Context: an optimization exercise on an open-source flow, tuned for small area and a short achievable clock period. The choices shown serve that exercise and are no tape-out recipe. Where RTL was checked, it was by simulation tests only, not by an equivalence proof against the original. Not every run is shown, and edits may drop behaviour that the tests do not exercise. Only the layout flow was run in runs 2 to 4; the RTL was not checked for function there.

## flow/design.v in outline (module list and top-level ports)
// module line_buffer: 26 lines
// module conv_core: 2038 lines
// module csa_fa: 4 lines
// module booth_two: 3 lines
// module conv_top: 38 lines
module conv_top (
    input  wire        clk,
    input  wire        rst,
    input  wire        pixel_valid,
    input  wire [7:0]  pixel_in,
    input  wire [71:0] kernel_in,
    output wire signed [15:0] conv_out,
    output wire        conv_valid
);
  // ...
==> flow/flow/run.sh <==
#!/bin/bash
# The standard layout (standard.sh), with these changes:
#  - port buffers are plain buffers: buf_4 on the outputs, and buf_1 on the
#    inputs (swapped in after global placement by flow/small_inbuf.tcl);
#  - clock tree: sink clusters of up to 27 sinks within 90 um, no dummy loads;
#  - the timing repair steps aim for 7.8 ns of setup slack.
# Each tool's output goes to the ORFS logs; make's own output to standard.log.
bash standard.sh \
  BUFFER_PORTS_ARGS="-buffer_cell sky130_fd_sc_hd__buf_4" \
  POST_GLOBAL_PLACE_TCL="$PWD/flow/small_inbuf.tcl" \
  CTS_ARGS="-sink_clustering_enable -repair_clock_nets -sink_clustering_size 27 -sink_clustering_max_diameter 90 -dont_use_dummy_load" \
  SETUP_SLACK_MARGIN=7.8 \
  finish > standard.log 2>&1
==> flow/flow/small_inbuf.tcl <==
# Input port buffers only drive a register or two: use buf_1 for them.
set db [ord::get_db]
set block [ord::get_db_block]
set m [$db findMaster sky130_fd_sc_hd__buf_1]
set n 0
foreach bt [$block getBTerms] {
  if {[$bt getIoType] ne "INPUT" || [$bt getName] eq "clk"} { continue }
  set net [$bt getNet]
  foreach it [$net getITerms] {
    set inst [$it getInst]
    if {[[$inst getMaster] getName] eq "sky130_fd_sc_hd__buf_4"} {
      $inst swapMaster $m
      incr n
    }
  }
}
puts "small_inbuf: $n input buffers set to buf_1"
==> flow/standard.sh <==
#!/bin/bash
# synth_recipe.tcl (not shown) runs the flow's synth.tcl, then flattens the netlist and writes it again
# the make line also repeats each setting of config.mk as NAME=value (left out here)
make -C /OpenROAD-flow-scripts/flow DESIGN_CONFIG=/design/flow/config.mk WORK_HOME=/design/flow/orfs CLKGATE_MAP_FILE= SYNTH_SCRIPT=/design/flow/synth_recipe.tcl "${@:-finish}"
==> flow/config.mk <==
export PLATFORM = sky130hd
export DESIGN_NAME = conv_top
export DESIGN_NICKNAME = conv_top
export VERILOG_FILES = /design/flow/design.v
export SDC_FILE = /design/flow/constraint.sdc
export NUM_CORES = 4
export LEC_CHECK = 0
export CAP_MARGIN = 20
export CORE_MARGIN = 2
export CORE_UTILIZATION = 65
export CTS_CLUSTER_DIAMETER = 80
export CTS_CLUSTER_SIZE = 24
export PLACE_DENSITY = 0.72
export SLEW_MARGIN = 20
export SYNTH_HIERARCHICAL = 1
==> flow/constraint.sdc <==
create_clock -name core_clock -period 11.0 [get_ports {clk}]
set_input_delay 2.2000 -clock core_clock [delete_from_list [all_inputs] [get_ports {clk}]]
set_output_delay 2.2000 -clock core_clock [all_outputs]
set_load 0.01 [all_outputs]
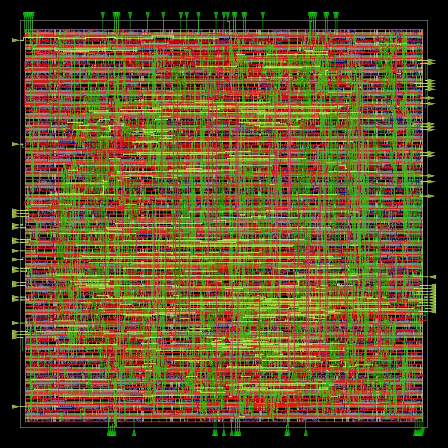
(run_1/routing.png)
via count: 13,700
met2 WL post-DR: 26,600 µm
final WL: 58,100 µm
GRT Overall Usage: 0.324

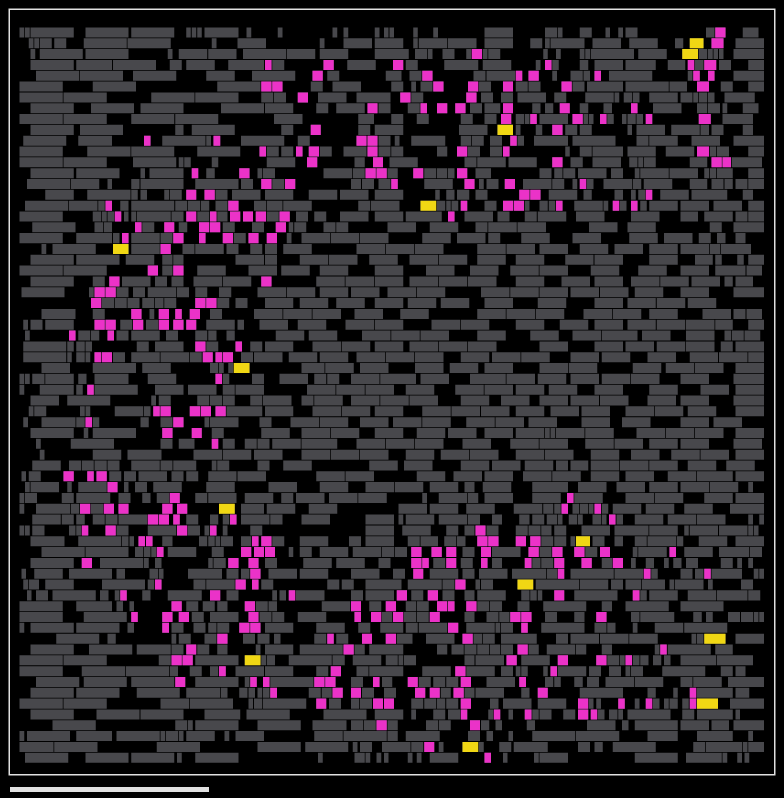
(run_1/logic_types.png)
Scale bar: 50 µm.
legend:
  inverting AOI/OAI gates:
    color: magenta
    cells: 290
    where: spread over the die
  multiplexers:
    color: yellow
    cells: 13
    where: spread over the die
Finished Layout Cells: 2,267
commonest non-fill, non-tap cell in the layout: fa_1
multi-input logic portion of the cell area: 0.541

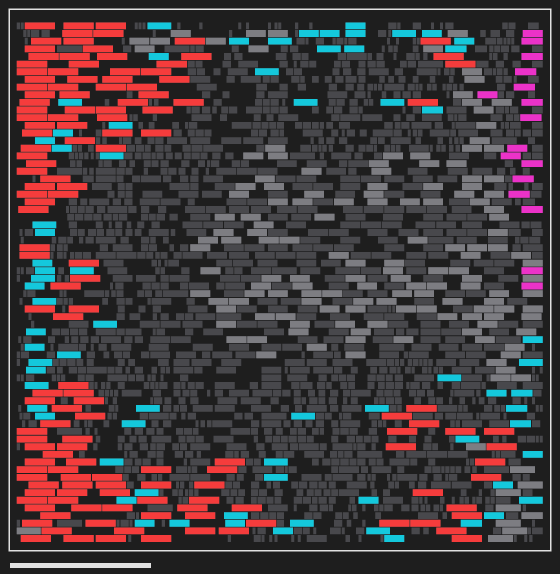
(run_1/flops_by_reg.png)
Scale bar: 50 µm.
legend:
  u_core.ke:
    color: cyan
    sequential_cells: 72
    where: spread over the die
  u_line_buffer.taps:
    color: red
    sequential_cells: 144
    where: spread over the die
  u_core.conv_out:
    color: magenta
    sequential_cells: 16
not colored: 153

==> flow_metrics.env, run 1 <==
export IMPL_worstPathArrival_ps=3670
export IMPL_ff2ff_path_depth=9
export IMPL_fp_dieW_um=192
export IMPL_dp_hpwl_um=45700
export IMPL_grt_util_met2=0.500
export IMPL_setup_viol=0
export IMPL_globalRouteOverflowTotal=0
export IMPL_syn_nets=2244
export IMPL_gr_usage_met1=0.442
export IMPL_outcome="no timing/DRC/antenna violations"
export IMPL_yosysSeqAreaShare=0.400
export IMPL_dr_wl_met3_um=5730
export IMPL_fin_crit_ps=3240
export IMPL_seq_power_share=0.300
export IMPL_fill_cells=2458
export IMPL_n_antenna_cell=0
export IMPL_async_reset_ff_frac=0.0182
export IMPL_rrSetupSlack_ps=7760
export IMPL_p_clk_frac=0.097
export IMPL_ctsHoldBuffers=0
export IMPL_n_clock_buffer=19
export IMPL_rsz0062_at_grt="yes"
export IMPL_use_met3=0.0884
export IMPL_synth_cells_most_frequent="fa_1, xnor2_1, dfxtp_1"
export IMPL_synth_compound_area_frac=0.0869
export IMPL_pwr_share_comb=0.604
export IMPL_clkTransAtPathRegs_ps=100
export IMPL_finish_utilization=0.707
export IMPL_p_int_mw=4.42
export IMPL_power_leakage_nw=8.87
export IMPL_tns_ps=0
==> run_1/layer_met1.png <==
Cells faint in the background.
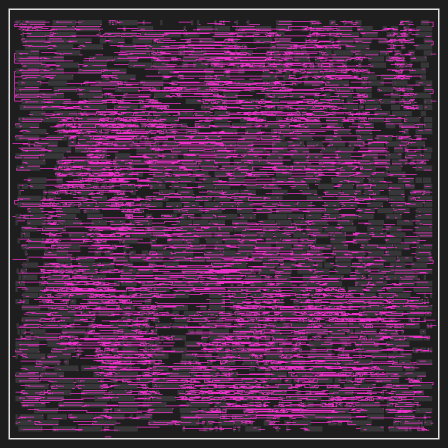

==> inputs of run 2 (changes only) <==
--- a/flow/design.v
+++ b/flow/design.v
@@ -1176,4 +1176,6 @@
                 ke[(4*i+k)*3]   <= wb[2*k+2];
                 ke[(4*i+k)*3+1] <= wb[2*k+1] ^ wb[2*k];
+                if (k == 2 || k == 3)
+                    ke[(4*i+k)*3+2] <= (wb[2*k+2] & ~wb[2*k+1] & ~wb[2*k]) | (~wb[2*k+2] & wb[2*k+1] & wb[2*k]);
             end
         end
@@ -1183,72 +1185,36 @@
     wire two_0_1;
     booth_two u_two0_1 (.n(ke[3]), .nb(ke[0]), .one(ke[4]), .two(two_0_1));
-    wire two_0_2;
-    booth_two u_two0_2 (.n(ke[6]), .nb(ke[3]), .one(ke[7]), .two(two_0_2));
-    wire two_0_3;
-    booth_two u_two0_3 (.n(ke[9]), .nb(ke[6]), .one(ke[10]), .two(two_0_3));
     wire two_1_0;
     assign two_1_0 = ke[12] & ~ke[13];
     wire two_1_1;
     booth_two u_two1_1 (.n(ke[15]), .nb(ke[12]), .one(ke[16]), .two(two_1_1));
-    wire two_1_2;
-    booth_two u_two1_2 (.n(ke[18]), .nb(ke[15]), .one(ke[19]), .two(two_1_2));
-    wire two_1_3;
-    booth_two u_two1_3 (.n(ke[21]), .nb(ke[18]), .one(ke[22]), .two(two_1_3));
     wire two_2_0;
     assign two_2_0 = ke[24] & ~ke[25];
     wire two_2_1;
     booth_two u_two2_1 (.n(ke[27]), .nb(ke[24]), .one(ke[28]), .two(two_2_1));
-    wire two_2_2;
-    booth_two u_two2_2 (.n(ke[30]), .nb(ke[27]), .one(ke[31]), .two(two_2_2));
-    wire two_2_3;
-    booth_two u_two2_3 (.n(ke[33]), .nb(ke[30]), .one(ke[34]), .two(two_2_3));
     wire two_3_0;
     assign two_3_0 = ke[36] & ~ke[37];
     wire two_3_1;
     booth_two u_two3_1 (.n(ke[39]), .nb(ke[36]), .one(ke[40]), .two(two_3_1));
-    wire two_3_2;
-    booth_two u_two3_2 (.n(ke[42]), .nb(ke[39]), .one(ke[43]), .two(two_3_2));
-    wire two_3_3;
-    booth_two u_two3_3 (.n(ke[45]), .nb(ke[42]), .one(ke[46]), .two(two_3_3));
     wire two_4_0;
     assign two_4_0 = ke[48] & ~ke[49];
     wire two_4_1;
     booth_two u_two4_1 (.n(ke[51]), .nb(ke[48]), .one(ke[52]), .two(two_4_1));
-    wire two_4_2;
-    booth_two u_two4_2 (.n(ke[54]), .nb(ke[51]), .one(ke[55]), .two(two_4_2));
-    wire two_4_3;
-    booth_two u_two4_3 (.n(ke[57]), .nb(ke[54]), .one(ke[58]), .two(two_4_3));
     wire two_5_0;
     assign two_5_0 = ke[60] & ~ke[61];
     wire two_5_1;
     booth_two u_two5_1 (.n(ke[63]), .nb(ke[60]), .one(ke[64]), .two(two_5_1));
-    wire two_5_2;
-    booth_two u_two5_2 (.n(ke[66]), .nb(ke[63]), .one(ke[67]), .two(two_5_2));
-    wire two_5_3;
-    booth_two u_two5_3 (.n(ke[69]), .nb(ke[66]), .one(ke[70]), .two(two_5_3));
     wire two_6_0;
     assign two_6_0 = ke[72] & ~ke[73];
     wire two_6_1;
     booth_two u_two6_1 (.n(ke[75]), .nb(ke[72]), .one(ke[76]), .two(two_6_1));
-    wire two_6_2;
-    booth_two u_two6_2 (.n(ke[78]), .nb(ke[75]), .one(ke[79]), .two(two_6_2));
-    wire two_6_3;
-    booth_two u_two6_3 (.n(ke[81]), .nb(ke[78]), .one(ke[82]), .two(two_6_3));
     wire two_7_0;
     assign two_7_0 = ke[84] & ~ke[85];
     wire two_7_1;
     booth_two u_two7_1 (.n(ke[87]), .nb(ke[84]), .one(ke[88]), .two(two_7_1));
-    wire two_7_2;
-    booth_two u_two7_2 (.n(ke[90]), .nb(ke[87]), .one(ke[91]), .two(two_7_2));
-    wire two_7_3;
-    booth_two u_two7_3 (.n(ke[93]), .nb(ke[90]), .one(ke[94]), .two(two_7_3));
     wire two_8_0;
     assign two_8_0 = ke[96] & ~ke[97];
     wire two_8_1;
     booth_two u_two8_1 (.n(ke[99]), .nb(ke[96]), .one(ke[100]), .two(two_8_1));
-    wire two_8_2;
-    booth_two u_two8_2 (.n(ke[102]), .nb(ke[99]), .one(ke[103]), .two(two_8_2));
-    wire two_8_3;
-    booth_two u_two8_3 (.n(ke[105]), .nb(ke[102]), .one(ke[106]), .two(two_8_3));
     assign pp1 = ((ke[1] & px[64]) ^ ke[0]);
     assign pp2 = (((ke[1] & px[65]) | (two_0_0 & px[64])) ^ ke[0]);
@@ -1270,21 +1236,21 @@
     assign pp18 = ~(((ke[4] | two_0_1) & px[71]) ^ ke[3]);
     assign pp19 = ((ke[7] & px[64]) ^ ke[6]);
-    assign pp20 = (((ke[7] & px[65]) | (two_0_2 & px[64])) ^ ke[6]);
-    assign pp21 = (((ke[7] & px[66]) | (two_0_2 & px[65])) ^ ke[6]);
-    assign pp22 = (((ke[7] & px[67]) | (two_0_2 & px[66])) ^ ke[6]);
-    assign pp23 = (((ke[7] & px[68]) | (two_0_2 & px[67])) ^ ke[6]);
-    assign pp24 = (((ke[7] & px[69]) | (two_0_2 & px[68])) ^ ke[6]);
-    assign pp25 = (((ke[7] & px[70]) | (two_0_2 & px[69])) ^ ke[6]);
-    assign pp26 = (((ke[7] & px[71]) | (two_0_2 & px[70])) ^ ke[6]);
-    assign pp27 = ~(((ke[7] | two_0_2) & px[71]) ^ ke[6]);
+    assign pp20 = (((ke[7] & px[65]) | (ke[8] & px[64])) ^ ke[6]);
+    assign pp21 = (((ke[7] & px[66]) | (ke[8] & px[65])) ^ ke[6]);
+    assign pp22 = (((ke[7] & px[67]) | (ke[8] & px[66])) ^ ke[6]);
+    assign pp23 = (((ke[7] & px[68]) | (ke[8] & px[67])) ^ ke[6]);
+    assign pp24 = (((ke[7] & px[69]) | (ke[8] & px[68])) ^ ke[6]);
+    assign pp25 = (((ke[7] & px[70]) | (ke[8] & px[69])) ^ ke[6]);
+    assign pp26 = (((ke[7] & px[71]) | (ke[8] & px[70])) ^ ke[6]);
+    assign pp27 = ~(((ke[7] | ke[8]) & px[71]) ^ ke[6]);
     assign pp28 = ((ke[10] & px[64]) ^ ke[9]);
-    assign pp29 = (((ke[10] & px[65]) | (two_0_3 & px[64])) ^ ke[9]);
-    assign pp30 = (((ke[10] & px[66]) | (two_0_3 & px[65])) ^ ke[9]);
-    assign pp31 = (((ke[10] & px[67]) | (two_0_3 & px[66])) ^ ke[9]);
-    assign pp32 = (((ke[10] & px[68]) | (two_0_3 & px[67])) ^ ke[9]);
-    assign pp33 = (((ke[10] & px[69]) | (two_0_3 & px[68])) ^ ke[9]);
-    assign pp34 = (((ke[10] & px[70]) | (two_0_3 & px[69])) ^ ke[9]);
-    assign pp35 = (((ke[10] & px[71]) | (two_0_3 & px[70])) ^ ke[9]);
-    assign pp36 = ~(((ke[10] | two_0_3) & px[71]) ^ ke[9]);
+    assign pp29 = (((ke[10] & px[65]) | (ke[11] & px[64])) ^ ke[9]);
+    assign pp30 = (((ke[10] & px[66]) | (ke[11] & px[65])) ^ ke[9]);
+    assign pp31 = (((ke[10] & px[67]) | (ke[11] & px[66])) ^ ke[9]);
+    assign pp32 = (((ke[10] & px[68]) | (ke[11] & px[67])) ^ ke[9]);
+    assign pp33 = (((ke[10] & px[69]) | (ke[11] & px[68])) ^ ke[9]);
+    assign pp34 = (((ke[10] & px[70]) | (ke[11] & px[69])) ^ ke[9]);
+    assign pp35 = (((ke[10] & px[71]) | (ke[11] & px[70])) ^ ke[9]);
+    assign pp36 = ~(((ke[10] | ke[11]) & px[71]) ^ ke[9]);
     assign pp37 = ((ke[13] & px[56]) ^ ke[12]);
     assign pp38 = (((ke[13] & px[57]) | (two_1_0 & px[56])) ^ ke[12]);
@@ -1306,21 +1272,21 @@
     assign pp54 = ~(((ke[16] | two_1_1) & px[63]) ^ ke[15]);
     assign pp55 = ((ke[19] & px[56]) ^ ke[18]);
-    assign pp56 = (((ke[19] & px[57]) | (two_1_2 & px[56])) ^ ke[18]);
-    assign pp57 = (((ke[19] & px[58]) | (two_1_2 & px[57])) ^ ke[18]);
-    assign pp58 = (((ke[19] & px[59]) | (two_1_2 & px[58])) ^ ke[18]);
-    assign pp59 = (((ke[19] & px[60]) | (two_1_2 & px[59])) ^ ke[18]);
-    assign pp60 = (((ke[19] & px[61]) | (two_1_2 & px[60])) ^ ke[18]);
-    assign pp61 = (((ke[19] & px[62]) | (two_1_2 & px[61])) ^ ke[18]);
-    assign pp62 = (((ke[19] & px[63]) | (two_1_2 & px[62])) ^ ke[18]);
-    assign pp63 = ~(((ke[19] | two_1_2) & px[63]) ^ ke[18]);
+    assign pp56 = (((ke[19] & px[57]) | (ke[20] & px[56])) ^ ke[18]);
+    assign pp57 = (((ke[19] & px[58]) | (ke[20] & px[57])) ^ ke[18]);
+    assign pp58 = (((ke[19] & px[59]) | (ke[20] & px[58])) ^ ke[18]);
+    assign pp59 = (((ke[19] & px[60]) | (ke[20] & px[59])) ^ ke[18]);
+    assign pp60 = (((ke[19] & px[61]) | (ke[20] & px[60])) ^ ke[18]);
+    assign pp61 = (((ke[19] & px[62]) | (ke[20] & px[61])) ^ ke[18]);
+    assign pp62 = (((ke[19] & px[63]) | (ke[20] & px[62])) ^ ke[18]);
+    assign pp63 = ~(((ke[19] | ke[20]) & px[63]) ^ ke[18]);
     assign pp64 = ((ke[22] & px[56]) ^ ke[21]);
-    assign pp65 = (((ke[22] & px[57]) | (two_1_3 & px[56])) ^ ke[21]);
-    assign pp66 = (((ke[22] & px[58]) | (two_1_3 & px[57])) ^ ke[21]);
-    assign pp67 = (((ke[22] & px[59]) | (two_1_3 & px[58])) ^ ke[21]);
-    assign pp68 = (((ke[22] & px[60]) | (two_1_3 & px[59])) ^ ke[21]);
-    assign pp69 = (((ke[22] & px[61]) | (two_1_3 & px[60])) ^ ke[21]);
-    assign pp70 = (((ke[22] & px[62]) | (two_1_3 & px[61])) ^ ke[21]);
-    assign pp71 = (((ke[22] & px[63]) | (two_1_3 & px[62])) ^ ke[21]);
-    assign pp72 = ~(((ke[22] | two_1_3) & px[63]) ^ ke[21]);
+    assign pp65 = (((ke[22] & px[57]) | (ke[23] & px[56])) ^ ke[21]);
+    assign pp66 = (((ke[22] & px[58]) | (ke[23] & px[57])) ^ ke[21]);
+    assign pp67 = (((ke[22] & px[59]) | (ke[23] & px[58])) ^ ke[21]);
+    assign pp68 = (((ke[22] & px[60]) | (ke[23] & px[59])) ^ ke[21]);
+    assign pp69 = (((ke[22] & px[61]) | (ke[23] & px[60])) ^ ke[21]);
+    assign pp70 = (((ke[22] & px[62]) | (ke[23] & px[61])) ^ ke[21]);
+    assign pp71 = (((ke[22] & px[63]) | (ke[23] & px[62])) ^ ke[21]);
+    assign pp72 = ~(((ke[22] | ke[23]) & px[63]) ^ ke[21]);
     assign pp73 = ((ke[25] & px[48]) ^ ke[24]);
     assign pp74 = (((ke[25] & px[49]) | (two_2_0 & px[48])) ^ ke[24]);
@@ -1342,21 +1308,21 @@
     assign pp90 = ~(((ke[28] | two_2_1) & px[55]) ^ ke[27]);
     assign pp91 = ((ke[31] & px[48]) ^ ke[30]);
-    assign pp92 = (((ke[31] & px[49]) | (two_2_2 & px[48])) ^ ke[30]);
-    assign pp93 = (((ke[31] & px[50]) | (two_2_2 & px[49])) ^ ke[30]);
-    assign pp94 = (((ke[31] & px[51]) | (two_2_2 & px[50])) ^ ke[30]);
-    assign pp95 = (((ke[31] & px[52]) | (two_2_2 & px[51])) ^ ke[30]);
-    assign pp96 = (((ke[31] & px[53]) | (two_2_2 & px[52])) ^ ke[30]);
-    assign pp97 = (((ke[31] & px[54]) | (two_2_2 & px[53])) ^ ke[30]);
-    assign pp98 = (((ke[31] & px[55]) | (two_2_2 & px[54])) ^ ke[30]);
-    assign pp99 = ~(((ke[31] | two_2_2) & px[55]) ^ ke[30]);
+    assign pp92 = (((ke[31] & px[49]) | (ke[32] & px[48])) ^ ke[30]);
+    assign pp93 = (((ke[31] & px[50]) | (ke[32] & px[49])) ^ ke[30]);
+    assign pp94 = (((ke[31] & px[51]) | (ke[32] & px[50])) ^ ke[30]);
+    assign pp95 = (((ke[31] & px[52]) | (ke[32] & px[51])) ^ ke[30]);
+    assign pp96 = (((ke[31] & px[53]) | (ke[32] & px[52])) ^ ke[30]);
+    assign pp97 = (((ke[31] & px[54]) | (ke[32] & px[53])) ^ ke[30]);
+    assign pp98 = (((ke[31] & px[55]) | (ke[32] & px[54])) ^ ke[30]);
+    assign pp99 = ~(((ke[31] | ke[32]) & px[55]) ^ ke[30]);
     assign pp100 = ((ke[34] & px[48]) ^ ke[33]);
-    assign pp101 = (((ke[34] & px[49]) | (two_2_3 & px[48])) ^ ke[33]);
-    assign pp102 = (((ke[34] & px[50]) | (two_2_3 & px[49])) ^ ke[33]);
-    assign pp103 = (((ke[34] & px[51]) | (two_2_3 & px[50])) ^ ke[33]);
-    assign pp104 = (((ke[34] & px[52]) | (two_2_3 & px[51])) ^ ke[33]);
-    assign pp105 = (((ke[34] & px[53]) | (two_2_3 & px[52])) ^ ke[33]);
-    assign pp106 = (((ke[34] & px[54]) | (two_2_3 & px[53])) ^ ke[33]);
-    assign pp107 = (((ke[34] & px[55]) | (two_2_3 & px[54])) ^ ke[33]);
-    assign pp108 = ~(((ke[34] | two_2_3) & px[55]) ^ ke[33]);
+    assign pp101 = (((ke[34] & px[49]) | (ke[35] & px[48])) ^ ke[33]);
+    assign pp102 = (((ke[34] & px[50]) | (ke[35] & px[49])) ^ ke[33]);
+    assign pp103 = (((ke[34] & px[51]) | (ke[35] & px[50])) ^ ke[33]);
+    assign pp104 = (((ke[34] & px[52]) | (ke[35] & px[51])) ^ ke[33]);
+    assign pp105 = (((ke[34] & px[53]) | (ke[35] & px[52])) ^ ke[33]);
+    assign pp106 = (((ke[34] & px[54]) | (ke[35] & px[53])) ^ ke[33]);
+    assign pp107 = (((ke[34] & px[55]) | (ke[35] & px[54])) ^ ke[33]);
+    assign pp108 = ~(((ke[34] | ke[35]) & px[55]) ^ ke[33]);
     assign pp109 = ((ke[37] & px[40]) ^ ke[36]);
     assign pp110 = (((ke[37] & px[41]) | (two_3_0 & px[40])) ^ ke[36]);
@@ -1378,21 +1344,21 @@
     assign pp126 = ~(((ke[40] | two_3_1) & px[47]) ^ ke[39]);
     assign pp127 = ((ke[43] & px[40]) ^ ke[42]);
-    assign pp128 = (((ke[43] & px[41]) | (two_3_2 & px[40])) ^ ke[42]);
-    assign pp129 = (((ke[43] & px[42]) | (two_3_2 & px[41])) ^ ke[42]);
-    assign pp130 = (((ke[43] & px[43]) | (two_3_2 & px[42])) ^ ke[42]);
-    assign pp131 = (((ke[43] & px[44]) | (two_3_2 & px[43])) ^ ke[42]);
-    assign pp132 = (((ke[43] & px[45]) | (two_3_2 & px[44])) ^ ke[42]);
-    assign pp133 = (((ke[43] & px[46]) | (two_3_2 & px[45])) ^ ke[42]);
-    assign pp134 = (((ke[43] & px[47]) | (two_3_2 & px[46])) ^ ke[42]);
-    assign pp135 = ~(((ke[43] | two_3_2) & px[47]) ^ ke[42]);
+    assign pp128 = (((ke[43] & px[41]) | (ke[44] & px[40])) ^ ke[42]);
+    assign pp129 = (((ke[43] & px[42]) | (ke[44] & px[41])) ^ ke[42]);
+    assign pp130 = (((ke[43] & px[43]) | (ke[44] & px[42])) ^ ke[42]);
+    assign pp131 = (((ke[43] & px[44]) | (ke[44] & px[43])) ^ ke[42]);
+    assign pp132 = (((ke[43] & px[45]) | (ke[44] & px[44])) ^ ke[42]);
+    assign pp133 = (((ke[43] & px[46]) | (ke[44] & px[45])) ^ ke[42]);
+    assign pp134 = (((ke[43] & px[47]) | (ke[44] & px[46])) ^ ke[42]);
+    assign pp135 = ~(((ke[43] | ke[44]) & px[47]) ^ ke[42]);
     assign pp136 = ((ke[46] & px[40]) ^ ke[45]);
-    assign pp137 = (((ke[46] & px[41]) | (two_3_3 & px[40])) ^ ke[45]);
-    assign pp138 = (((ke[46] & px[42]) | (two_3_3 & px[41])) ^ ke[45]);
-    assign pp139 = (((ke[46] & px[43]) | (two_3_3 & px[42])) ^ ke[45]);
-    assign pp140 = (((ke[46] & px[44]) | (two_3_3 & px[43])) ^ ke[45]);
-    assign pp141 = (((ke[46] & px[45]) | (two_3_3 & px[44])) ^ ke[45]);
-    assign pp142 = (((ke[46] & px[46]) | (two_3_3 & px[45])) ^ ke[45]);
-    assign pp143 = (((ke[46] & px[47]) | (two_3_3 & px[46])) ^ ke[45]);
-    assign pp144 = ~(((ke[46] | two_3_3) & px[47]) ^ ke[45]);
+    assign pp137 = (((ke[46] & px[41]) | (ke[47] & px[40])) ^ ke[45]);
+    assign pp138 = (((ke[46] & px[42]) | (ke[47] & px[41])) ^ ke[45]);
+    assign pp139 = (((ke[46] & px[43]) | (ke[47] & px[42])) ^ ke[45]);
+    assign pp140 = (((ke[46] & px[44]) | (ke[47] & px[43])) ^ ke[45]);
+    assign pp141 = (((ke[46] & px[45]) | (ke[47] & px[44])) ^ ke[45]);
+    assign pp142 = (((ke[46] & px[46]) | (ke[47] & px[45])) ^ ke[45]);
+    assign pp143 = (((ke[46] & px[47]) | (ke[47] & px[46])) ^ ke[45]);
+    assign pp144 = ~(((ke[46] | ke[47]) & px[47]) ^ ke[45]);
     assign pp145 = ((ke[49] & px[32]) ^ ke[48]);
     assign pp146 = (((ke[49] & px[33]) | (two_4_0 & px[32])) ^ ke[48]);
@@ -1414,21 +1380,21 @@
     assign pp162 = ~(((ke[52] | two_4_1) & px[39]) ^ ke[51]);
     assign pp163 = ((ke[55] & px[32]) ^ ke[54]);
-    assign pp164 = (((ke[55] & px[33]) | (two_4_2 & px[32])) ^ ke[54]);
-    assign pp165 = (((ke[55] & px[34]) | (two_4_2 & px[33])) ^ ke[54]);
-    assign pp166 = (((ke[55] & px[35]) | (two_4_2 & px[34])) ^ ke[54]);
-    assign pp167 = (((ke[55] & px[36]) | (two_4_2 & px[35])) ^ ke[54]);
-    assign pp168 = (((ke[55] & px[37]) | (two_4_2 & px[36])) ^ ke[54]);
-    assign pp169 = (((ke[55] & px[38]) | (two_4_2 & px[37])) ^ ke[54]);
-    assign pp170 = (((ke[55] & px[39]) | (two_4_2 & px[38])) ^ ke[54]);
-    assign pp171 = ~(((ke[55] | two_4_2) & px[39]) ^ ke[54]);
+    assign pp164 = (((ke[55] & px[33]) | (ke[56] & px[32])) ^ ke[54]);
+    assign pp165 = (((ke[55] & px[34]) | (ke[56] & px[33])) ^ ke[54]);
+    assign pp166 = (((ke[55] & px[35]) | (ke[56] & px[34])) ^ ke[54]);
+    assign pp167 = (((ke[55] & px[36]) | (ke[56] & px[35])) ^ ke[54]);
+    assign pp168 = (((ke[55] & px[37]) | (ke[56] & px[36])) ^ ke[54]);
+    assign pp169 = (((ke[55] & px[38]) | (ke[56] & px[37])) ^ ke[54]);
+    assign pp170 = (((ke[55] & px[39]) | (ke[56] & px[38])) ^ ke[54]);
+    assign pp171 = ~(((ke[55] | ke[56]) & px[39]) ^ ke[54]);
     assign pp172 = ((ke[58] & px[32]) ^ ke[57]);
-    assign pp173 = (((ke[58] & px[33]) | (two_4_3 & px[32])) ^ ke[57]);
-    assign pp174 = (((ke[58] & px[34]) | (two_4_3 & px[33])) ^ ke[57]);
-    assign pp175 = (((ke[58] & px[35]) | (two_4_3 & px[34])) ^ ke[57]);
-    assign pp176 = (((ke[58] & px[36]) | (two_4_3 & px[35])) ^ ke[57]);
-    assign pp177 = (((ke[58] & px[37]) | (two_4_3 & px[36])) ^ ke[57]);
-    assign pp178 = (((ke[58] & px[38]) | (two_4_3 & px[37])) ^ ke[57]);
-    assign pp179 = (((ke[58] & px[39]) | (two_4_3 & px[38])) ^ ke[57]);
-    assign pp180 = ~(((ke[58] | two_4_3) & px[39]) ^ ke[57]);
+    assign pp173 = (((ke[58] & px[33]) | (ke[59] & px[32])) ^ ke[57]);
+    assign pp174 = (((ke[58] & px[34]) | (ke[59] & px[33])) ^ ke[57]);
+    assign pp175 = (((ke[58] & px[35]) | (ke[59] & px[34])) ^ ke[57]);
+    assign pp176 = (((ke[58] & px[36]) | (ke[59] & px[35])) ^ ke[57]);
+    assign pp177 = (((ke[58] & px[37]) | (ke[59] & px[36])) ^ ke[57]);
+    assign pp178 = (((ke[58] & px[38]) | (ke[59] & px[37])) ^ ke[57]);
+    assign pp179 = (((ke[58] & px[39]) | (ke[59] & px[38])) ^ ke[57]);
+    assign pp180 = ~(((ke[58] | ke[59]) & px[39]) ^ ke[57]);
     assign pp181 = ((ke[61] & px[24]) ^ ke[60]);
     assign pp182 = (((ke[61] & px[25]) | (two_5_0 & px[24])) ^ ke[60]);
@@ -1450,21 +1416,21 @@
     assign pp198 = ~(((ke[64] | two_5_1) & px[31]) ^ ke[63]);
     assign pp199 = ((ke[67] & px[24]) ^ ke[66]);
-    assign pp200 = (((ke[67] & px[25]) | (two_5_2 & px[24])) ^ ke[66]);
-    assign pp201 = (((ke[67] & px[26]) | (two_5_2 & px[25])) ^ ke[66]);
-    assign pp202 = (((ke[67] & px[27]) | (two_5_2 & px[26])) ^ ke[66]);
-    assign pp203 = (((ke[67] & px[28]) | (two_5_2 & px[27])) ^ ke[66]);
-    assign pp204 = (((ke[67] & px[29]) | (two_5_2 & px[28])) ^ ke[66]);
-    assign pp205 = (((ke[67] & px[30]) | (two_5_2 & px[29])) ^ ke[66]);
-    assign pp206 = (((ke[67] & px[31]) | (two_5_2 & px[30])) ^ ke[66]);
-    assign pp207 = ~(((ke[67] | two_5_2) & px[31]) ^ ke[66]);
+    assign pp200 = (((ke[67] & px[25]) | (ke[68] & px[24])) ^ ke[66]);
+    assign pp201 = (((ke[67] & px[26]) | (ke[68] & px[25])) ^ ke[66]);
+    assign pp202 = (((ke[67] & px[27]) | (ke[68] & px[26])) ^ ke[66]);
+    assign pp203 = (((ke[67] & px[28]) | (ke[68] & px[27])) ^ ke[66]);
+    assign pp204 = (((ke[67] & px[29]) | (ke[68] & px[28])) ^ ke[66]);
+    assign pp205 = (((ke[67] & px[30]) | (ke[68] & px[29])) ^ ke[66]);
+    assign pp206 = (((ke[67] & px[31]) | (ke[68] & px[30])) ^ ke[66]);
+    assign pp207 = ~(((ke[67] | ke[68]) & px[31]) ^ ke[66]);
     assign pp208 = ((ke[70] & px[24]) ^ ke[69]);
-    assign pp209 = (((ke[70] & px[25]) | (two_5_3 & px[24])) ^ ke[69]);
-    assign pp210 = (((ke[70] & px[26]) | (two_5_3 & px[25])) ^ ke[69]);
-    assign pp211 = (((ke[70] & px[27]) | (two_5_3 & px[26])) ^ ke[69]);
-    assign pp212 = (((ke[70] & px[28]) | (two_5_3 & px[27])) ^ ke[69]);
-    assign pp213 = (((ke[70] & px[29]) | (two_5_3 & px[28])) ^ ke[69]);
-    assign pp214 = (((ke[70] & px[30]) | (two_5_3 & px[29])) ^ ke[69]);
-    assign pp215 = (((ke[70] & px[31]) | (two_5_3 & px[30])) ^ ke[69]);
-    assign pp216 = ~(((ke[70] | two_5_3) & px[31]) ^ ke[69]);
+    assign pp209 = (((ke[70] & px[25]) | (ke[71] & px[24])) ^ ke[69]);
+    assign pp210 = (((ke[70] & px[26]) | (ke[71] & px[25])) ^ ke[69]);
+    assign pp211 = (((ke[70] & px[27]) | (ke[71] & px[26])) ^ ke[69]);
+    assign pp212 = (((ke[70] & px[28]) | (ke[71] & px[27])) ^ ke[69]);
+    assign pp213 = (((ke[70] & px[29]) | (ke[71] & px[28])) ^ ke[69]);
+    assign pp214 = (((ke[70] & px[30]) | (ke[71] & px[29])) ^ ke[69]);
+    assign pp215 = (((ke[70] & px[31]) | (ke[71] & px[30])) ^ ke[69]);
+    assign pp216 = ~(((ke[70] | ke[71]) & px[31]) ^ ke[69]);
     assign pp217 = ((ke[73] & px[16]) ^ ke[72]);
     assign pp218 = (((ke[73] & px[17]) | (two_6_0 & px[16])) ^ ke[72]);
@@ -1486,21 +1452,21 @@
     assign pp234 = ~(((ke[76] | two_6_1) & px[23]) ^ ke[75]);
     assign pp235 = ((ke[79] & px[16]) ^ ke[78]);
-    assign pp236 = (((ke[79] & px[17]) | (two_6_2 & px[16])) ^ ke[78]);
-    assign pp237 = (((ke[79] & px[18]) | (two_6_2 & px[17])) ^ ke[78]);
-    assign pp238 = (((ke[79] & px[19]) | (two_6_2 & px[18])) ^ ke[78]);
-    assign pp239 = (((ke[79] & px[20]) | (two_6_2 & px[19])) ^ ke[78]);
-    assign pp240 = (((ke[79] & px[21]) | (two_6_2 & px[20])) ^ ke[78]);
-    assign pp241 = (((ke[79] & px[22]) | (two_6_2 & px[21])) ^ ke[78]);
-    assign pp242 = (((ke[79] & px[23]) | (two_6_2 & px[22])) ^ ke[78]);
-    assign pp243 = ~(((ke[79] | two_6_2) & px[23]) ^ ke[78]);
+    assign pp236 = (((ke[79] & px[17]) | (ke[80] & px[16])) ^ ke[78]);
+    assign pp237 = (((ke[79] & px[18]) | (ke[80] & px[17])) ^ ke[78]);
+    assign pp238 = (((ke[79] & px[19]) | (ke[80] & px[18])) ^ ke[78]);
+    assign pp239 = (((ke[79] & px[20]) | (ke[80] & px[19])) ^ ke[78]);
+    assign pp240 = (((ke[79] & px[21]) | (ke[80] & px[20])) ^ ke[78]);
+    assign pp241 = (((ke[79] & px[22]) | (ke[80] & px[21])) ^ ke[78]);
+    assign pp242 = (((ke[79] & px[23]) | (ke[80] & px[22])) ^ ke[78]);
+    assign pp243 = ~(((ke[79] | ke[80]) & px[23]) ^ ke[78]);
     assign pp244 = ((ke[82] & px[16]) ^ ke[81]);
-    assign pp245 = (((ke[82] & px[17]) | (two_6_3 & px[16])) ^ ke[81]);
-    assign pp246 = (((ke[82] & px[18]) | (two_6_3 & px[17])) ^ ke[81]);
-    assign pp247 = (((ke[82] & px[19]) | (two_6_3 & px[18])) ^ ke[81]);
-    assign pp248 = (((ke[82] & px[20]) | (two_6_3 & px[19])) ^ ke[81]);
-    assign pp249 = (((ke[82] & px[21]) | (two_6_3 & px[20])) ^ ke[81]);
-    assign pp250 = (((ke[82] & px[22]) | (two_6_3 & px[21])) ^ ke[81]);
-    assign pp251 = (((ke[82] & px[23]) | (two_6_3 & px[22])) ^ ke[81]);
-    assign pp252 = ~(((ke[82] | two_6_3) & px[23]) ^ ke[81]);
+    assign pp245 = (((ke[82] & px[17]) | (ke[83] & px[16])) ^ ke[81]);
+    assign pp246 = (((ke[82] & px[18]) | (ke[83] & px[17])) ^ ke[81]);
+    assign pp247 = (((ke[82] & px[19]) | (ke[83] & px[18])) ^ ke[81]);
+    assign pp248 = (((ke[82] & px[20]) | (ke[83] & px[19])) ^ ke[81]);
+    assign pp249 = (((ke[82] & px[21]) | (ke[83] & px[20])) ^ ke[81]);
+    assign pp250 = (((ke[82] & px[22]) | (ke[83] & px[21])) ^ ke[81]);
+    assign pp251 = (((ke[82] & px[23]) | (ke[83] & px[22])) ^ ke[81]);
+    assign pp252 = ~(((ke[82] | ke[83]) & px[23]) ^ ke[81]);
     assign pp253 = ((ke[85] & px[8]) ^ ke[84]);
     assign pp254 = (((ke[85] & px[9]) | (two_7_0 & px[8])) ^ ke[84]);
@@ -1522,21 +1488,21 @@
     assign pp270 = ~(((ke[88] | two_7_1) & px[15]) ^ ke[87]);
     assign pp271 = ((ke[91] & px[8]) ^ ke[90]);
-    assign pp272 = (((ke[91] & px[9]) | (two_7_2 & px[8])) ^ ke[90]);
-    assign pp273 = (((ke[91] & px[10]) | (two_7_2 & px[9])) ^ ke[90]);
-    assign pp274 = (((ke[91] & px[11]) | (two_7_2 & px[10])) ^ ke[90]);
-    assign pp275 = (((ke[91] & px[12]) | (two_7_2 & px[11])) ^ ke[90]);
-    assign pp276 = (((ke[91] & px[13]) | (two_7_2 & px[12])) ^ ke[90]);
-    assign pp277 = (((ke[91] & px[14]) | (two_7_2 & px[13])) ^ ke[90]);
-    assign pp278 = (((ke[91] & px[15]) | (two_7_2 & px[14])) ^ ke[90]);
-    assign pp279 = ~(((ke[91] | two_7_2) & px[15]) ^ ke[90]);
+    assign pp272 = (((ke[91] & px[9]) | (ke[92] & px[8])) ^ ke[90]);
+    assign pp273 = (((ke[91] & px[10]) | (ke[92] & px[9])) ^ ke[90]);
+    assign pp274 = (((ke[91] & px[11]) | (ke[92] & px[10])) ^ ke[90]);
+    assign pp275 = (((ke[91] & px[12]) | (ke[92] & px[11])) ^ ke[90]);
+    assign pp276 = (((ke[91] & px[13]) | (ke[92] & px[12])) ^ ke[90]);
+    assign pp277 = (((ke[91] & px[14]) | (ke[92] & px[13])) ^ ke[90]);
+    assign pp278 = (((ke[91] & px[15]) | (ke[92] & px[14])) ^ ke[90]);
+    assign pp279 = ~(((ke[91] | ke[92]) & px[15]) ^ ke[90]);
     assign pp280 = ((ke[94] & px[8]) ^ ke[93]);
-    assign pp281 = (((ke[94] & px[9]) | (two_7_3 & px[8])) ^ ke[93]);
-    assign pp282 = (((ke[94] & px[10]) | (two_7_3 & px[9])) ^ ke[93]);
-    assign pp283 = (((ke[94] & px[11]) | (two_7_3 & px[10])) ^ ke[93]);
-    assign pp284 = (((ke[94] & px[12]) | (two_7_3 & px[11])) ^ ke[93]);
-    assign pp285 = (((ke[94] & px[13]) | (two_7_3 & px[12])) ^ ke[93]);
-    assign pp286 = (((ke[94] & px[14]) | (two_7_3 & px[13])) ^ ke[93]);
-    assign pp287 = (((ke[94] & px[15]) | (two_7_3 & px[14])) ^ ke[93]);
-    assign pp288 = ~(((ke[94] | two_7_3) & px[15]) ^ ke[93]);
+    assign pp281 = (((ke[94] & px[9]) | (ke[95] & px[8])) ^ ke[93]);
+    assign pp282 = (((ke[94] & px[10]) | (ke[95] & px[9])) ^ ke[93]);
+    assign pp283 = (((ke[94] & px[11]) | (ke[95] & px[10])) ^ ke[93]);
+    assign pp284 = (((ke[94] & px[12]) | (ke[95] & px[11])) ^ ke[93]);
+    assign pp285 = (((ke[94] & px[13]) | (ke[95] & px[12])) ^ ke[93]);
+    assign pp286 = (((ke[94] & px[14]) | (ke[95] & px[13])) ^ ke[93]);
+    assign pp287 = (((ke[94] & px[15]) | (ke[95] & px[14])) ^ ke[93]);
+    assign pp288 = ~(((ke[94] | ke[95]) & px[15]) ^ ke[93]);
     assign pp289 = ((ke[97] & px[0]) ^ ke[96]);
     assign pp290 = (((ke[97] & px[1]) | (two_8_0 & px[0])) ^ ke[96]);
@@ -1558,21 +1524,21 @@
     assign pp306 = ~(((ke[100] | two_8_1) & px[7]) ^ ke[99]);
     assign pp307 = ((ke[103] & px[0]) ^ ke[102]);
-    assign pp308 = (((ke[103] & px[1]) | (two_8_2 & px[0])) ^ ke[102]);
-    assign pp309 = (((ke[103] & px[2]) | (two_8_2 & px[1])) ^ ke[102]);
-    assign pp310 = (((ke[103] & px[3]) | (two_8_2 & px[2])) ^ ke[102]);
-    assign pp311 = (((ke[103] & px[4]) | (two_8_2 & px[3])) ^ ke[102]);
-    assign pp312 = (((ke[103] & px[5]) | (two_8_2 & px[4])) ^ ke[102]);
-    assign pp313 = (((ke[103] & px[6]) | (two_8_2 & px[5])) ^ ke[102]);
-    assign pp314 = (((ke[103] & px[7]) | (two_8_2 & px[6])) ^ ke[102]);
-    assign pp315 = ~(((ke[103] | two_8_2) & px[7]) ^ ke[102]);
+    assign pp308 = (((ke[103] & px[1]) | (ke[104] & px[0])) ^ ke[102]);
+    assign pp309 = (((ke[103] & px[2]) | (ke[104] & px[1])) ^ ke[102]);
+    assign pp310 = (((ke[103] & px[3]) | (ke[104] & px[2])) ^ ke[102]);
+    assign pp311 = (((ke[103] & px[4]) | (ke[104] & px[3])) ^ ke[102]);
+    assign pp312 = (((ke[103] & px[5]) | (ke[104] & px[4])) ^ ke[102]);
+    assign pp313 = (((ke[103] & px[6]) | (ke[104] & px[5])) ^ ke[102]);
+    assign pp314 = (((ke[103] & px[7]) | (ke[104] & px[6])) ^ ke[102]);
+    assign pp315 = ~(((ke[103] | ke[104]) & px[7]) ^ ke[102]);
     assign pp316 = ((ke[106] & px[0]) ^ ke[105]);
-    assign pp317 = (((ke[106] & px[1]) | (two_8_3 & px[0])) ^ ke[105]);
-    assign pp318 = (((ke[106] & px[2]) | (two_8_3 & px[1])) ^ ke[105]);
-    assign pp319 = (((ke[106] & px[3]) | (two_8_3 & px[2])) ^ ke[105]);
-    assign pp320 = (((ke[106] & px[4]) | (two_8_3 & px[3])) ^ ke[105]);
-    assign pp321 = (((ke[106] & px[5]) | (two_8_3 & px[4])) ^ ke[105]);
-    assign pp322 = (((ke[106] & px[6]) | (two_8_3 & px[5])) ^ ke[105]);
-    assign pp323 = (((ke[106] & px[7]) | (two_8_3 & px[6])) ^ ke[105]);
-    assign pp324 = ~(((ke[106] | two_8_3) & px[7]) ^ ke[105]);
+    assign pp317 = (((ke[106] & px[1]) | (ke[107] & px[0])) ^ ke[105]);
+    assign pp318 = (((ke[106] & px[2]) | (ke[107] & px[1])) ^ ke[105]);
+    assign pp319 = (((ke[106] & px[3]) | (ke[107] & px[2])) ^ ke[105]);
+    assign pp320 = (((ke[106] & px[4]) | (ke[107] & px[3])) ^ ke[105]);
+    assign pp321 = (((ke[106] & px[5]) | (ke[107] & px[4])) ^ ke[105]);
+    assign pp322 = (((ke[106] & px[6]) | (ke[107] & px[5])) ^ ke[105]);
+    assign pp323 = (((ke[106] & px[7]) | (ke[107] & px[6])) ^ ke[105]);
+    assign pp324 = ~(((ke[106] | ke[107]) & px[7]) ^ ke[105]);
     csa_fa u_s325 (.a(ke[0]), .b(ke[12]), .c(ke[24]), .s(s325), .co(c326));
     csa_fa u_s327 (.a(ke[36]), .b(ke[48]), .c(ke[60]), .s(s327), .co(c328));
==> flow/flow/run.sh (replaced) <==
#!/bin/bash
# The standard layout (standard.sh), with these changes:
#  - port buffers are plain buffers: buf_2 on the outputs, and buf_1 on the
#    inputs (swapped in after global placement by flow/small_inbuf.tcl);
#  - clock tree: sink clusters of up to 27 sinks within 90 um, no dummy loads;
#  - the timing repair steps aim for 7.75 ns of setup slack.
# Each tool's output goes to the ORFS logs; make's own output to standard.log.
bash standard.sh \
  BUFFER_PORTS_ARGS="-buffer_cell sky130_fd_sc_hd__buf_2" \
  POST_GLOBAL_PLACE_TCL="$PWD/flow/small_inbuf.tcl" \
  CTS_ARGS="-sink_clustering_enable -repair_clock_nets -sink_clustering_size 27 -sink_clustering_max_diameter 90 -dont_use_dummy_load" \
  SETUP_SLACK_MARGIN=7.75 \
  finish > standard.log 2>&1
--- a/flow/flow/small_inbuf.tcl
+++ b/flow/flow/small_inbuf.tcl
@@ -9,5 +9,5 @@
   foreach it [$net getITerms] {
     set inst [$it getInst]
-    if {[[$inst getMaster] getName] eq "sky130_fd_sc_hd__buf_4"} {
+    if {[[$inst getMaster] getName] eq "sky130_fd_sc_hd__buf_2"} {
       $inst swapMaster $m
       incr n
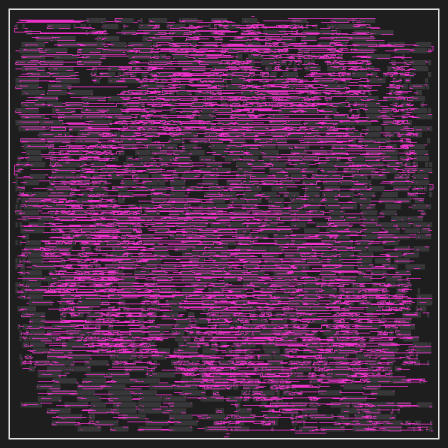
(run_2/layer_met1.png)
Cells faint in the background.
nets with wire on the layer: 2,013
longest straight run: 69.0 µm

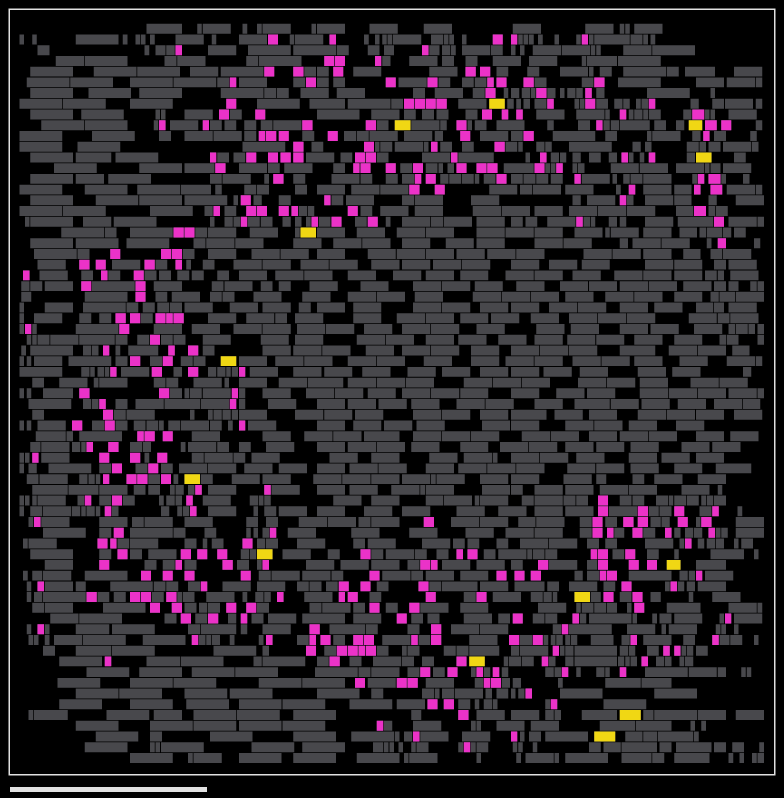
(run_2/logic_types.png)
Scale bar: 50 µm.
multi-input logic portion of the cell area: 0.542
Finished Layout Cells: 2,281

==> flow_metrics.env, run 2 <==
export IMPL_rrSetupSlack_ps=7840
export IMPL_chipHeight_um=194
export IMPL_finalCritPeriodShare=0.290
export IMPL_syn_nets=2289
export IMPL_n_antenna_cell=0
export IMPL_top_power_group="combinational cells"
export IMPL_grt_util_met2=0.500
export IMPL_worst_hold_path_type="reg2reg"
export IMPL_ir_worst_vdd_mv=0.630
export IMPL_fin_crit_ps=3190
export IMPL_p_int_mw=4.38
export IMPL_fp_dieW_um=194
export IMPL_grt_pass1_vias=14100
export IMPL_dr_total_vias=13900
export IMPL_grt_util_all_layers=0.312
export IMPL_fin_skew_ps=30.9
export IMPL_ff2ff_path_depth=9
export IMPL_synth_top_family_by_area="adder cells"
export IMPL_dp_slack_ps=7410
export IMPL_pwr_share_comb=0.583
export IMPL_gr_usage_met1=0.438
export IMPL_cp_cell_sequence="buf_2"
export IMPL_clkTransAtPathRegs_ps=100
export IMPL_tritoncts="yes"
export IMPL_ctsHoldBuffers=0
export IMPL_seq_power_share=0.315
export IMPL_wl_met2_um=27000
export IMPL_finish_utilization=0.686
export IMPL_synth_compound_area_frac=0.0891
export IMPL_tns_ps=0
export IMPL_n_clock_buffer=20
export IMPL_yosysMostFrequentCell="fa_1"
export IMPL_power_leakage_nw=8.80
export IMPL_path_delay_family="flip-flops"
export IMPL_async_reset_ff_frac=0.0174
export IMPL_p_clk_frac=0.102
export IMPL_busiest_layer="met2"
export IMPL_rsz0062_at_grt="no"
export IMPL_slowest_stage="dfxtp_1"
export IMPL_dr_wl_met3_um=4710
export IMPL_outcome="no timing/DRC/antenna violations"
export IMPL_worstPathArrival_ps=990
export IMPL_fill_cells=2588
export IMPL_dp_hpwl_um=45400
export IMPL_synth_cells_most_frequent="fa_1, dfxtp_1, xnor2_1"
export IMPL_globalRouteOverflowTotal=0
export IMPL_setup_viol=0
export IMPL_drt_wl_total_um=57100
export IMPL_layout_commonest_cell="fa_1"
==> run_2/routing.png <==
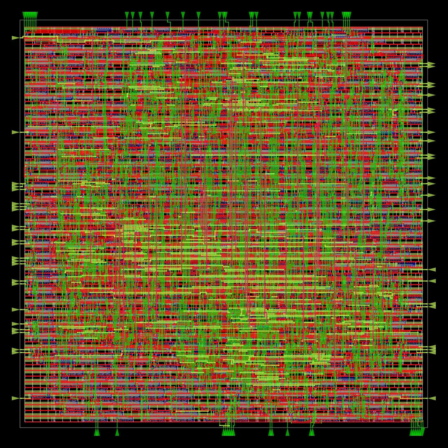

## Run 3: large edit since run 2, in outline
flow/design.v: 2078 -> 1972 lines; modules unchanged: 3
  conv_core: edited, 2004 -> 1901 lines
  removed: booth_two
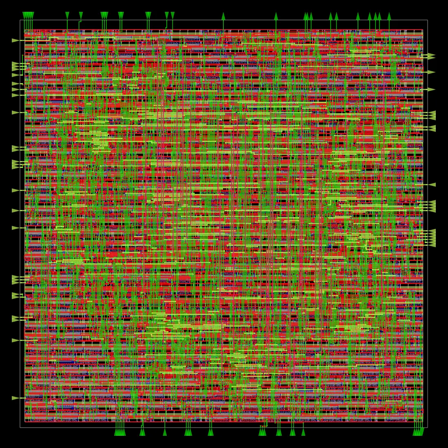
(run_3/routing.png)
GRT Overall Usage: 0.322
final WL: 57,500 µm
via count: 13,600
met2 WL post-DR: 27,400 µm
M1 WL: 23,200 µm

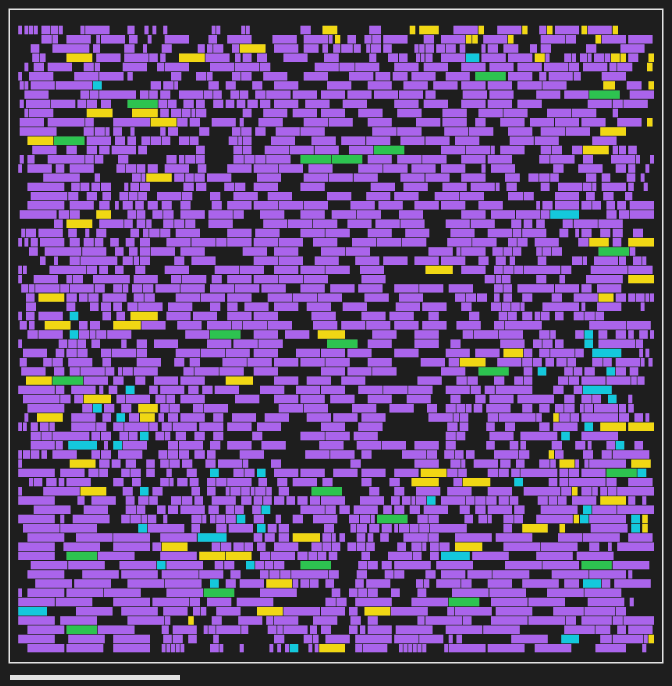
(run_3/sizes.png)
Scale bar: 50 µm.
legend:
  _2 cells:
    color: yellow
    cells: 80
    share: 4.6%
    most_used: dfxtp_2
  _6 and larger:
    color: green
    cells: 21
    share: 1.2%
    most_used: clkbuf_16
  _0 and _1 cells:
    color: purple
    cells: 1,587
    share: 92%
    most_used: fa_1
  _3 and _4 cells:
    color: cyan
    cells: 44
    share: 2.5%
    most_used: buf_4
nonclk buf count: 141
cell area after layout: 24,300 µm²
Final WS setup: 7760 ps
Layout Area Growth over Synthesis: 5.52%

==> flow_metrics.env, run 3 <==
export IMPL_rrSetupSlack_ps=7760
export IMPL_ir_worst_vdd_mv=0.224
export IMPL_tritoncts="yes"
export IMPL_ff2ff_path_depth=7
export IMPL_outcome="no timing/DRC/antenna violations"
export IMPL_top_power_group="combinational cells"
export IMPL_globalRouteOverflowTotal=0
export IMPL_syn_nets=2165
export IMPL_fin_skew_ps=45.9
export IMPL_clkTransAtPathRegs_ps=100
export IMPL_dr_wl_met3_um=4740
export IMPL_synth_compound_area_frac=0.102
export IMPL_finalCritPeriodShare=0.294
export IMPL_yosysMostFrequentCell="fa_1"
export IMPL_chipHeight_um=192
export IMPL_multi_input_area_share=0.543
export IMPL_worst_hold_path_type="reg2reg"
export IMPL_seq_power_share=0.325
export IMPL_rsz0062_at_grt="yes"
export IMPL_fill_cells=2480
export IMPL_dp_hpwl_um=45600
export IMPL_gr_usage_met1=0.453
export IMPL_tns_ps=0
export IMPL_yosysSeqAreaShare=0.401
export IMPL_n_antenna_cell=0
export IMPL_dp_slack_ps=7620
export IMPL_finalNonFillerCells=2187
export IMPL_path_delay_family="adder cells"
export IMPL_use_met3=0.0499
export IMPL_worstPathArrival_ps=3660
export IMPL_p_int_mw=4.02
export IMPL_pwr_share_comb=0.560
export IMPL_setup_viol=0
export IMPL_synth_cells_most_frequent="fa_1, xnor2_1, a22oi_1"
export IMPL_synth_top_family_by_area="adder cells"
export IMPL_fp_dieW_um=192
export IMPL_ctsHoldBuffers=0
export IMPL_fin_crit_ps=3240
export IMPL_grt_util_met2=0.515
export IMPL_p_clk_frac=0.115
export IMPL_cp_cell_sequence="buf_4, a22oi_1, xnor2_1, fa_1, fa_1, fa_1, fa_1"
export IMPL_grt_pass1_vias=13800
export IMPL_busiest_layer="met2"
==> run_3/flops_by_reg.png <==
Scale bar: 50 µm.
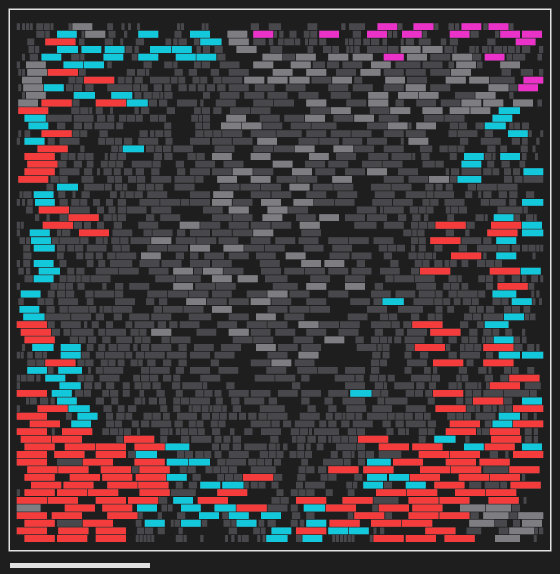

==> run 4: too many edits to list; what changed since run 3 <==
flow/design.v: 1972 -> 2100 lines; modules unchanged: 3
  conv_core: edited, 1901 -> 2026 lines
  booth_two: new, 3 lines
==> module booth_two as of run 4 <==
module booth_two(input wire n, input wire nb, input wire one, output wire two);
    assign two = (n ^ nb) & ~one;
endmodule
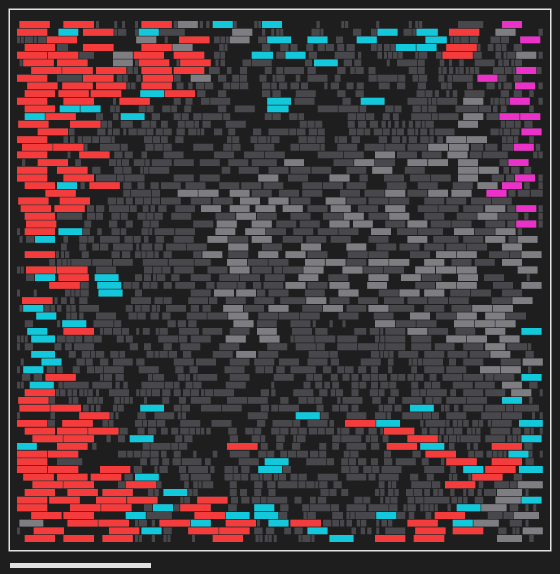
(run_4/flops_by_reg.png)
Scale bar: 50 µm.
legend:
  u_core.conv_out:
    color: magenta
    sequential_cells: 16
    where: top right
  u_core.ke:
    color: cyan
    sequential_cells: 72
    where: spread over the die
  u_line_buffer.taps:
    color: red
    sequential_cells: 144
    where: spread over the die
not colored: 147

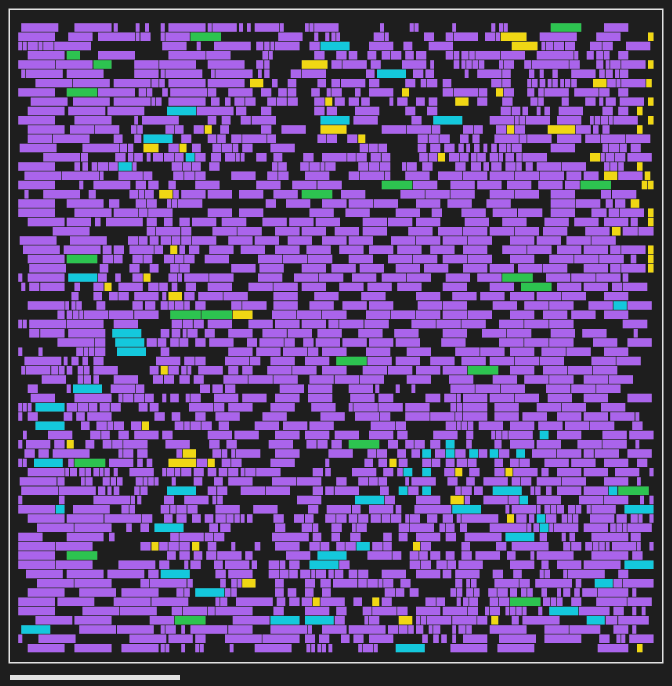
(run_4/sizes.png)
Scale bar: 50 µm.
legend:
  _0 and _1 cells:
    color: purple
    cells: 1,641
    share: 92%
    most_used: fa_1
  _2 cells:
    color: yellow
    cells: 63
    share: 3.5%
    most_used: nor2_2
  _3 and _4 cells:
    color: cyan
    cells: 53
    share: 3.0%
    most_used: dfxtp_4
  _6 and larger:
    color: green
    cells: 21
    share: 1.2%
    most_used: clkbuf_16

==> flow_metrics.env, run 4 <==
export IMPL_outcome="no timing/DRC/antenna violations"
export IMPL_power_leakage_nw=8.61
export IMPL_dr_wl_met3_um=4690
export IMPL_p_int_mw=4.23
export IMPL_gr_usage_met1=0.470
export IMPL_wl_met1_um=23800
export IMPL_ctsHoldBuffers=0
export IMPL_cp_cell_sequence="nor2_2, a22oi_1, xnor2_1, fa_1, fa_1, fa_1, xnor2_2, xnor2_1, xnor2_1"
export IMPL_synth_compound_area_frac=0.0874
export IMPL_p_clk_frac=0.101
export IMPL_finish_utilization=0.694
export IMPL_n_antenna_cell=0
export IMPL_worst_hold_path_type="reg2reg"
export IMPL_grt_util_met2=0.520
export IMPL_fill_cells=2508
export IMPL_busiest_layer="met2"
export IMPL_wl_met2_um=27500
export IMPL_area_growth_pct=4.96
export IMPL_ir_worst_vdd_mv=0.410
export IMPL_ff2ff_path_depth=9
export IMPL_stdcell_area_um2=24000
export IMPL_multi_input_area_share=0.550
export IMPL_n_clock_buffer=19
export IMPL_grt_pass1_vias=13500
export IMPL_finalCritPeriodShare=0.295
export IMPL_yosysSeqAreaShare=0.397
export IMPL_path_delay_family="adder cells"
export IMPL_tritoncts="yes"
export IMPL_fp_dieW_um=191
export IMPL_grt_util_all_layers=0.330
export IMPL_fin_skew_ps=36.7
export IMPL_chipHeight_um=191
export IMPL_clkTransAtPathRegs_ps=110
export IMPL_synth_top_family_by_area="adder cells"
export IMPL_yosysMostFrequentCell="fa_1"
export IMPL_layout_commonest_cell="fa_1"
export IMPL_worstPathArrival_ps=3710

## re-timing with driven ports
The flow's constraints put no driver on any port. The routed layouts listed below were extracted and timed again, unchanged, in two steps. Step 1 assumes that a clkbuf_16 drives the clock port and a buf_2 every other input. Step 2 also shifts input and output timing later by t, the mid clock arrival at the registers, as if the neighbouring blocks saw the same clock. Slacks: ideal ports / drivers / drivers and shift; pairs: ideal ports / drivers.
| run | shift t [ns] | setup WS [ns] | worst register clock-pin slew, ns |
|---|---|---|---|
| run 1 | 0.577 | 7.758 / 7.758 / 7.758 | 0.11 / 0.11 |
| run 2 | 0.597 | 7.815 / 7.759 / 7.843 | 0.11 / 0.11 |
| run 3 | 0.592 | 7.764 / 7.753 / 7.764 | 0.10 / 0.10 |
| run 4 | 0.599 | 7.759 / 7.739 / 7.759 | 0.11 / 0.11 |
After both steps setup and hold are still met in every run listed.
